This design comes from an exercise in tuning for small area and a short achievable clock period on the open sky130 flow, not from production work.
RTL that was checked went through simulation tests only; none was proved equivalent to the original.
The series may have gaps, and a smaller design here may also do less where the tests do not look.
Only the layout flow was run in run 2; the RTL was not checked for function there.

==> design.v <==
module full_adder(
input a,
input b,
input c,
output sum,
output carry);
assign sum= a^b^c;
assign carry= (a&b) | (c&(a^b));
endmodule
module half_adder(
input a,
input b,
output sum,
output carry);
assign sum= a^b;
assign carry= a&b;
endmodule
module Dadda_Mult8_1(
input [7:0]a,
input [7:0]b,
output [15:0]out);
wire p[7:0][7:0];
wire [41:0]s;
wire [54:0]c;
genvar i;
genvar j;
generate
for(i=0;i<8;i=i+1) begin:row1
  for(j=0;j<8;j=j+1)begin: row2
  assign p[j][i]= a[j] & b[i];
  end
end
endgenerate
half_adder g1(p[6][0],p[5][1],s[0],c[0]);
full_adder g2(p[7][0],p[6][1],p[5][2],s[1],c[1]);
half_adder g3(p[4][3],p[3][4],s[2],c[2]);
full_adder g4(p[7][1],p[6][2],p[5][3],s[3],c[3]);
half_adder g5(p[4][4],p[3][5],s[4],c[4]);
full_adder g6(p[7][2],p[6][3],p[5][4],s[5],c[5]);
half_adder g7(p[4][0],p[3][1],s[6],c[6]);
full_adder g8(p[5][0],p[4][1],p[3][2],s[7],c[7]);
half_adder g9(p[2][3],p[1][4],s[8],c[8]);
full_adder g10(s[0],p[4][2],p[3][3],s[9],c[9]);
full_adder g11(p[2][4],p[1][5],p[0][6],s[10],c[10]);
full_adder g12(c[0],s[1],s[2],s[11],c[11]);
full_adder g13(p[2][5],p[1][6],p[0][7],s[12],c[12]);
full_adder g14(c[1],c[2],s[3],s[13],c[13]);
full_adder g15(s[4],p[2][6],p[1][7],s[14],c[14]);
full_adder g16(c[3],c[4],s[5],s[15],c[15]);
full_adder g17(p[4][5],p[3][6],p[2][7],s[16],c[16]);
full_adder g18(c[5],p[7][3],p[6][4],s[17],c[17]);
full_adder g19(p[5][5],p[4][6],p[3][7],s[18],c[18]);
full_adder g20(p[7][4],p[6][5],p[5][6],s[19],c[19]);
half_adder g21(p[3][0],p[2][1],s[20],c[20]);
full_adder g22(s[6],p[2][2],p[1][3],s[21],c[21]);
full_adder g23(c[6],s[7],s[8],s[22],c[22]);
full_adder g24(c[7],c[8],s[9],s[23],c[23]);
full_adder g25(c[9],c[10],s[11],s[24],c[24]);
full_adder g26(c[11],c[12],s[13],s[25],c[25]);
full_adder g27(c[13],c[14],s[15],s[26],c[26]);
full_adder g28(c[15],c[16],s[17],s[27],c[27]);
full_adder g29(c[17],c[18],s[19],s[28],c[28]);
full_adder g30(c[19],p[7][5],p[6][6],s[29],c[29]);
half_adder g31(p[2][0],p[1][1],s[30],c[30]);
full_adder g32(s[20],p[1][2],p[0][3],s[31],c[31]);
full_adder g33(s[21],c[20],p[0][4],s[32],c[32]);
full_adder g34(s[22],c[21],p[0][5],s[33],c[33]);
full_adder g35(s[23],c[22],s[10],s[34],c[34]);
full_adder g36(s[24],c[23],s[12],s[35],c[35]);
full_adder g37(s[25],c[24],s[14],s[36],c[36]);
full_adder g38(s[26],c[25],s[16],s[37],c[37]);
full_adder g39(s[27],c[26],s[18],s[38],c[38]);
full_adder g40(s[28],c[27],p[4][7],s[39],c[39]);
full_adder g41(s[29],c[28],p[5][7],s[40],c[40]);
full_adder g42(c[29],p[7][6],p[6][7],s[41],c[41]);
assign out[0]=p[0][0];
half_adder g43(p[1][0],p[0][1],out[1],c[42]);
full_adder g44(s[30],p[0][2],c[42],out[2],c[43]);
full_adder g45(s[31],c[30],c[43],out[3],c[44]);
full_adder g46(s[32],c[31],c[44],out[4],c[45]);
full_adder g47(s[33],c[32],c[45],out[5],c[46]);
full_adder g48(s[34],c[33],c[46],out[6],c[47]);
full_adder g49(s[35],c[34],c[47],out[7],c[48]);
full_adder g50(s[36],c[35],c[48],out[8],c[49]);
full_adder g51(s[37],c[36],c[49],out[9],c[50]);
full_adder g52(s[38],c[37],c[50],out[10],c[51]);
full_adder g53(s[39],c[38],c[51],out[11],c[52]);
full_adder g54(s[40],c[39],c[52],out[12],c[53]);
full_adder g55(s[41],c[40],c[53],out[13],c[54]);
full_adder g56(p[7][7],c[41],c[54],out[14],out[15]);
endmodule
module Dadda_Multt16(
input [15:0] a,
input [15:0] b,
output [31:0] out);
wire [15:0] o0,o1,o2,o3;
wire [15:0]out1;
wire [23:0]out2;
Dadda_Mult8_1 g1(a[7:0],b[7:0],o0);
Dadda_Mult8_1 g2(a[7:0],b[15:8],o1);
Dadda_Mult8_1 g3(a[15:8],b[7:0],o2);
Dadda_Mult8_1 g4(a[15:8],b[15:8],o3);
assign out[7:0]= o0[7:0];
assign out1= {8'b0,o0[15:8]} + o1[15:0] ;
assign out2= {8'b0,o2[15:0]} + {o3[15:0],8'b0} ;
assign out[31:8]= {8'b0,out1} + out2;
endmodule 
module Kogge_stone_32bit(
input [31:0] a,
input [31:0] b,
input cin,
output [31:0] s,
output cout);
wire [31:0] c;
wire [31:0] p0, g0 ;
wire [31:0] p1, g1 ;
wire [31:0] p2, g2 ;
wire [31:0] p3, g3 ;
wire [31:0] p4, g4 ;
wire [31:0] p5, g5 ; 
assign p0= a ^ b;
assign g0= (a & b) | {31'b0, p0[0] & cin};
assign p1[0]=p0[0];
assign g1[0]=g0[0];
genvar i;
generate
for(i=1;i<32;i=i+1) begin: row1
assign p1[i] = p0[i] & p0[i-1];
assign g1[i] = g0[i] | (p0[i] & g0[i-1] );
end
endgenerate
assign p2[1:0]=p1[1:0];
assign g2[1:0]=g1[1:0];
genvar j;
generate
for(j=2;j<32;j=j+1) begin: row2
assign p2[j] = p1[j] & p1[j-2];
assign g2[j] = g1[j] | (p1[j] & g1[j-2] );
end
endgenerate
assign p3[3:0]=p2[3:0];
assign g3[3:0]=g2[3:0];
genvar k;
generate
for(k=4;k<32;k=k+1) begin: row3
assign p3[k] = p2[k] & p2[k-4];
assign g3[k] = g2[k] | (p2[k] & g2[k-4] );
end
endgenerate
assign p4[7:0]=p3[7:0];
assign g4[7:0]=g3[7:0];
genvar l;
generate
for(l=8;l<32;l=l+1) begin: row4
assign p4[l] = p3[l] & p3[l-8];
assign g4[l] = g3[l] | (p3[l] & g3[l-8] );
end
endgenerate
assign p5[15:0]= p4[15:0];
assign g5[15:0]= g4[15:0];
genvar m;
generate
for(m=16;m<32;m=m+1) begin: row5
assign p5[m] = p4[m] & p4[m-16];
assign g5[m] = g4[m] | (p4[m] & g4[m-16] );
end
endgenerate
assign c[0]=cin;
assign c[31:1]=g5[30:0];
assign cout=g5[31];
assign s= (p0 ^ c) ;
endmodule
module DaddaKS_16bitMAC(
    input [15:0] a,           
    input [15:0] b,           
    input clk,
    input rst,
    input cin,               
    output reg [31:0] out,   
    output cout              
);
    wire [31:0] out1;        
    wire [31:0] sum;
    Dadda_Multt16 g1 (
        .a(a),
        .b(b),
        .out(out1)
    );
    Kogge_stone_32bit g2 (
        .a(out1),
        .b(out),
        .cin(cin),
        .s(sum),
        .cout(cout)
    );
    always @(posedge clk or posedge rst) begin
        if (rst)
            out <= 16'h0;   
        else
            out <= sum;     
    end
endmodule
==> run.sh <==
#!/bin/bash
# synth_recipe.tcl (not shown) runs the flow's synth.tcl, then flattens the netlist and writes it again
# the make line also repeats each setting of config.mk as NAME=value (left out here)
make -C /OpenROAD-flow-scripts/flow DESIGN_CONFIG=/design/flow/config.mk WORK_HOME=/design/flow/orfs CLKGATE_MAP_FILE= SYNTH_SCRIPT=/design/flow/synth_recipe.tcl finish
==> config.mk <==
export PLATFORM = sky130hd
export DESIGN_NAME = DaddaKS_16bitMAC
export DESIGN_NICKNAME = DaddaKS_16bitMAC
export VERILOG_FILES = /design/flow/design.v
export SDC_FILE = /design/flow/constraint.sdc
export NUM_CORES = 4
export LEC_CHECK = 0
export CAP_MARGIN = 20
export CORE_MARGIN = 2
export CORE_UTILIZATION = 40
export SETUP_SLACK_MARGIN = 0.3
export SLEW_MARGIN = 20
==> constraint.sdc <==
create_clock -name core_clock -period 17.0 [get_ports {clk}]
set_input_delay 3.4000 -clock core_clock [delete_from_list [all_inputs] [get_ports {clk}]]
set_output_delay 3.4000 -clock core_clock [all_outputs]
set_load 0.01 [all_outputs]
run_1/util_map.png
The bar under the picture is 50 um long. 17 x 17 tiles, from dark purple (low) to yellow (high), 0 to 100% covered.
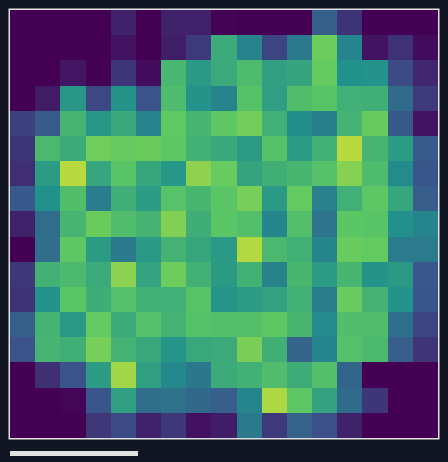
tiles over 75% full	9.3%
fullest tile	89%
emptiest ninth of the die	top left
nearly empty tiles	13%
densest ninth of the die	middle
mean over tiles	45%

run_1/m1.png
The bar under the picture is 50 um long.
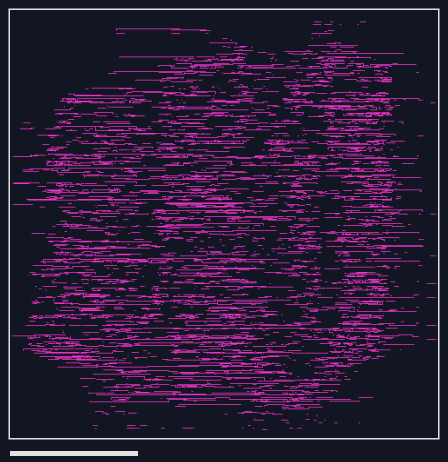
wire length on this layer	12000 um
main direction	horizontal
longest straight run	38.2 um

run_1/sizing.png
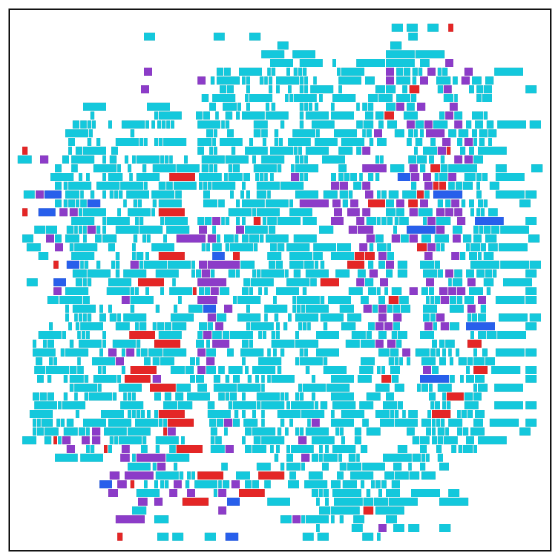
color	size	cells	share
purple	x3 and x4	156	11%
cyan	x1 and smaller	1190	84%
red	x2	49	3.5%
blue	x6 and larger	16	1.1%

==> results.cfg, run 1 <==
[run_status]
status = no timing/DRC/antenna violations

[final_layout]
mostFrequentLayoutCell = inv_1
seq_cell_count = 32
clkbuf_count = 6
nNetsFinal = 1745
multi_input_cells = 910
dominant-cell-class = multi-input combinational cells
reg_top3 = out: 32 flops
buffer_area_frac = 0.136
largest_register = out
num-fill-cells = 2522
drive_gt1_frac = 0.157
multi_input_area_share = 0.688
multi_input_area_um2 = 8990
inverters_excl_clock = 251
mostFrequentLayoutCells = 244 x inv_1, 188 x nand2_1, 188 x fa_1
final_cells = 1746
seq_share = 0.0613
syn_to_final_growth_pct = 22.3

[route]
drc_errors = 0
drt_iter0_drc = 413
maxUsedRoutingLayer = met4
dr_total_vias = 8561
wl_met1_um = 12000
antenna_left = 0
dr_wl_met2_um = 12900
wl_met3_um = 830
routed_wl_um = 26200

[synth]
synth-xor-area-share = 0.0484
ys_seq_elements = 32
synth_compound_gate_area_share = 0.100
ys_top_cells_by_count = 249 x inv_1, 204 x fa_1, 189 x nand2_1
synth_mux_area_frac = 0.000938
yosys.cell_count.top_type = inv_1
synthDistinctLibCells = 59
synthCells = 1238
ys_warn_count = 2
netlist_area_um2 = 10700
syn_area_per_cell_um2 = 8.62
async_flop_share = 1.00
yosysSeqAreaShare = 0.0750
yosys.area_share.simple = 0.177
synth_nets = 1572
synth_edf_count = 0
yosysTopAreaCell = fa_1

[worst_setup_path]
timing.rr.end = out[28]
required_ps = 13600
crit_end = cout
cp-start-kind = input port
critical-path-max-stage-delay_ps = 530
critPathTopFamily = adder cells
cp-startpoint = a[2]
path_class = input port to output port
slowest_stage = fa_1
reg2reg_depth = 10
worst_path_most_repeated_cell = fa_2
critPathArrivalTime_ps = 13200
path_depth = 40
cp_max_fo = 4

[grt]
grt_use_met1 = 0.266
grtUsageMet2 = 0.344
grt_pass1_vias = 8971
grtUsageTotal = 0.194
gr-total-overflow = 0
grt_pass1_wl_um = 44400
met3_usage = 0.0106
grt_max_degree = 33

[die]
die_w_um = 167
initial_utilization = 0.409
dieHeight_um = 167
die-area_um2 = 28000

[clock_network]
cts_num_sinks = 32
postCtsHoldBufs = 0
cts.path.max_buffers = 2
clk_pin_slew_ps = 50
cts_made_buffers = 5
clkLatencyLatePin_ps = 280
cts_tree = done

[timing]
clock.fmax_ghz = 0.0602
rsz0062_at_grt = yes
tns_ps = 0
worst_pin_slew_ps = 532
hold_viol = 0
report.final.slew_viol_count = 0
skew_ps = 9.61
worst_hold_slack_ps = 645
finalCriticalPeriod_ps = 16600

[min_path]
holdCritStartpoint = out[2]
hp-class = flop to flop
hold_path_end = out[2]

[placement]
port_buffers = 67
dp.cells = 1729
placed_area_um2 = 12600
dp_hpwl_um = 22700

[job]
drv_cap = 0
run_1/pinout.png
The bar under the picture is 50 um long. Pins as bars across the die edge, other pins in gray.
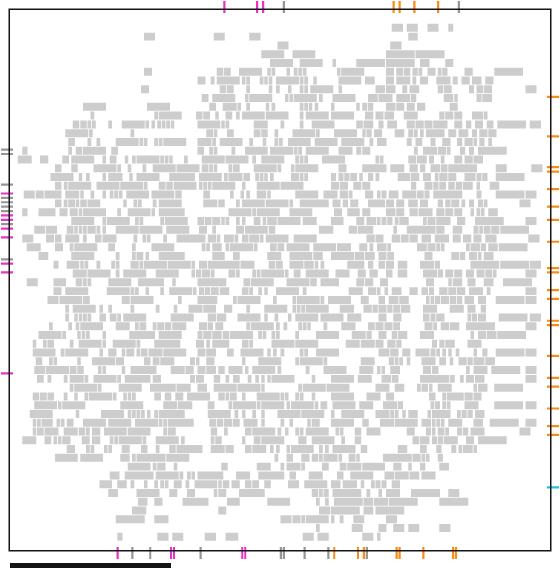

==> run 2: too many edits to list; what changed since run 1 <==
design.v: 202 -> 1673 lines; modules unchanged: 2
  DaddaKS_16bitMAC: edited, 30 -> 1656 lines
  removed: Dadda_Mult8_1, Dadda_Multt16, Kogge_stone_32bit
--- a/config.mk
+++ b/config.mk
@@ -11,2 +11,3 @@
 export SETUP_SLACK_MARGIN = 0.3
 export SLEW_MARGIN = 20
+export SYNTH_HIERARCHICAL = 1
run_2/pinout.png
The bar under the picture is 50 um long. Pins as bars across the die edge, other pins in gray.
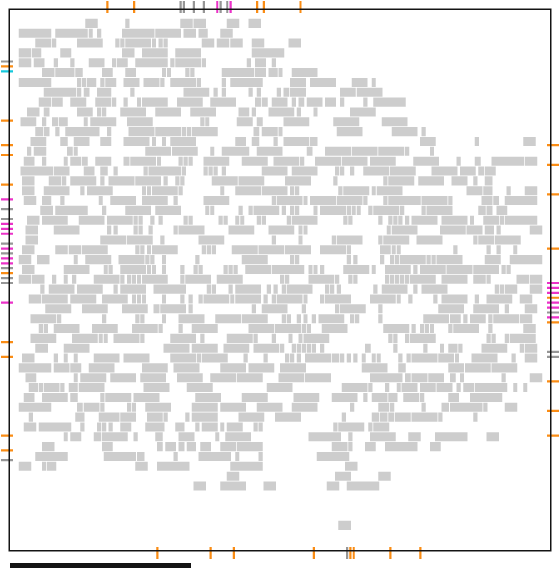
color	port	pins	direction	edge
cyan	`clk`	1	input	left
magenta	`b`	16	input	8 left, 6 right, 2 top
orange	`out`	32	output	10 left, 9 right, 8 bottom, 5 top
all pins by edge	28 left, 18 right, 13 top, 9 bottom

run_2/util_map.png
The bar under the picture is 50 um long. 15 x 15 tiles, from dark purple (low) to yellow (high), 0 to 100% covered.
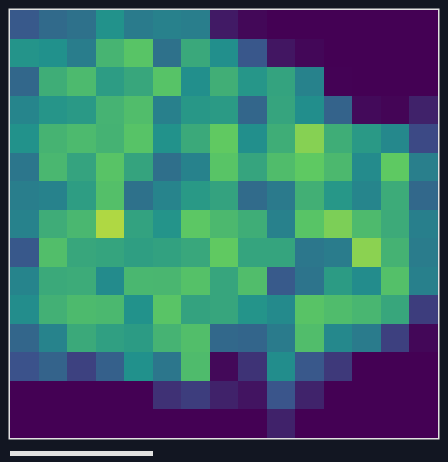
fin util: 0.449
initial core utilization: 0.404
core area: 20900 um^2

run_2/top_view.png
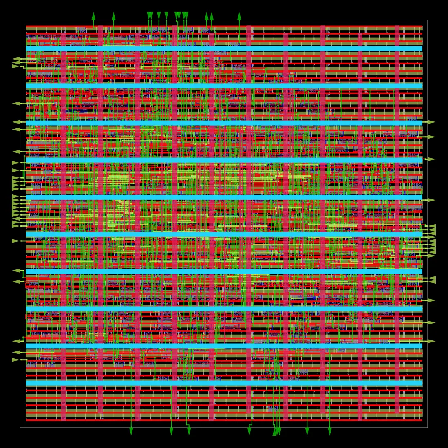
Die H: 149 um
# IOs: 68
number of cell rows: 53
die width: 149 um
die area: 22300 um^2

run_2/sizing.png
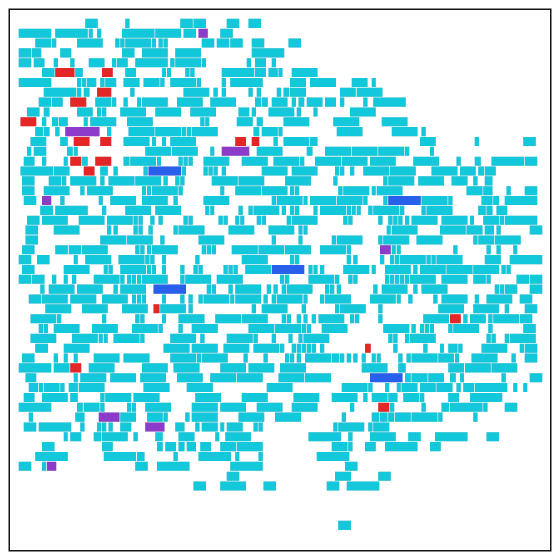
Non-clk bufs: 70
design area: 9380 um^2
Final Worst Setup Slack: 3550 ps
P&R area growth vs syn: 11.2%

==> run 2 against run 1 <==
Effect of this change: still clean; clock-buffer cell count fell by 1; via count fell by 31%; clock skew rose by 4.1 ps; wire length fell by 17%; first-iteration DRC count fell by 4.6%; non-clock buffer count fell by 141; global-route usage rose by 2.1 points.
==> results.cfg, run 2 <==
[route]
dr_wl_met2_um = 10400
maxUsedRoutingLayer = met4
drt_iter0_drc = 394
wl_met1_um = 8620
routed_wl_um = 21600
drc_errors = 0
dr_total_vias = 5868
wl_met3_um = 1700
antenna_left = 0

[synth]
yosysSeqAreaShare = 0.0949
synthDistinctLibCells = 42
netlist_area_um2 = 8430
ys_top_cells_by_count = 263 x nand2_1, 230 x fa_1, 108 x inv_1
yosys.cell_count.top_type = nand2_1
ys_warn_count = 7
async_flop_share = 1.00
synth_compound_gate_area_share = 0.0549
synth-xor-area-share = 0.0239
synth_edf_count = 0
ys_seq_elements = 32
synth_nets = 1162

[clock_network]
postCtsHoldBufs = 0
clkLatencyLatePin_ps = 310
cts_num_sinks = 32

[placement]
placed_area_um2 = 9240

[final_layout]
final_cells = 1141
inverters_excl_clock = 108
multi_input_area_share = 0.746
largest_register = out
mostFrequentLayoutCell = nand2_1
multi_input_area_um2 = 7000
drive_gt1_frac = 0.0346
multi_input_cells = 648

[min_path]
hp-class = flop to flop
hold_path_end = out[31]

[timing]
clock.fmax_ghz = 0.0743
skew_ps = 13.7
finalCriticalPeriod_ps = 13450
worst_pin_slew_ps = 884
tns_ps = 0

[grt]
gr-total-overflow = 0
grtUsageTotal = 0.215
grtUsageMet2 = 0.344
grt_use_met1 = 0.286

[worst_setup_path]
required_ps = 13600
worst_path_most_repeated_cell = fa_1
reg2reg_depth = 17
cp_max_fo = 16
critical-path-max-stage-delay_ps = 1050

[job]
drv_cap = 0

[run_status]
status = no timing/DRC/antenna violations

[afterwards: timing with drivers on the ports]
How much do the figures lean on ideal ports? The routed layouts below were timed once more, with nothing changed but the port constraints. Step 1 (the two cells are an assumption about what drives the block):
set clk [get_ports {clk}]
set_driving_cell -lib_cell sky130_fd_sc_hd__clkbuf_16 $clk
set_driving_cell -lib_cell sky130_fd_sc_hd__buf_2 [delete_from_list [all_inputs] $clk]
Step 2 also shifts input and output timing later by t, the mid clock arrival at the registers, as if the neighbouring blocks saw the same clock. Three values: ideal ports, drivers, drivers and shift; two values: the first two.
run	shift t [ns]	slack for setup (ns)	latest minus earliest clock arrival (ns)	worst data-port slew with drivers (ns)	pins driven straight from the clock port
run 1	0.319	0.395 / 0.356 / 0.356	0.009 / 0.010	0.06	1
run 2	0.345	3.550 / 3.523 / 3.523	0.014 / 0.014	0.04	1
After both steps every run listed still meets setup and hold. For run 1, which loses most, drivers alone change the setup slack by -0.039 ns; drivers and shift together by -0.039 ns.
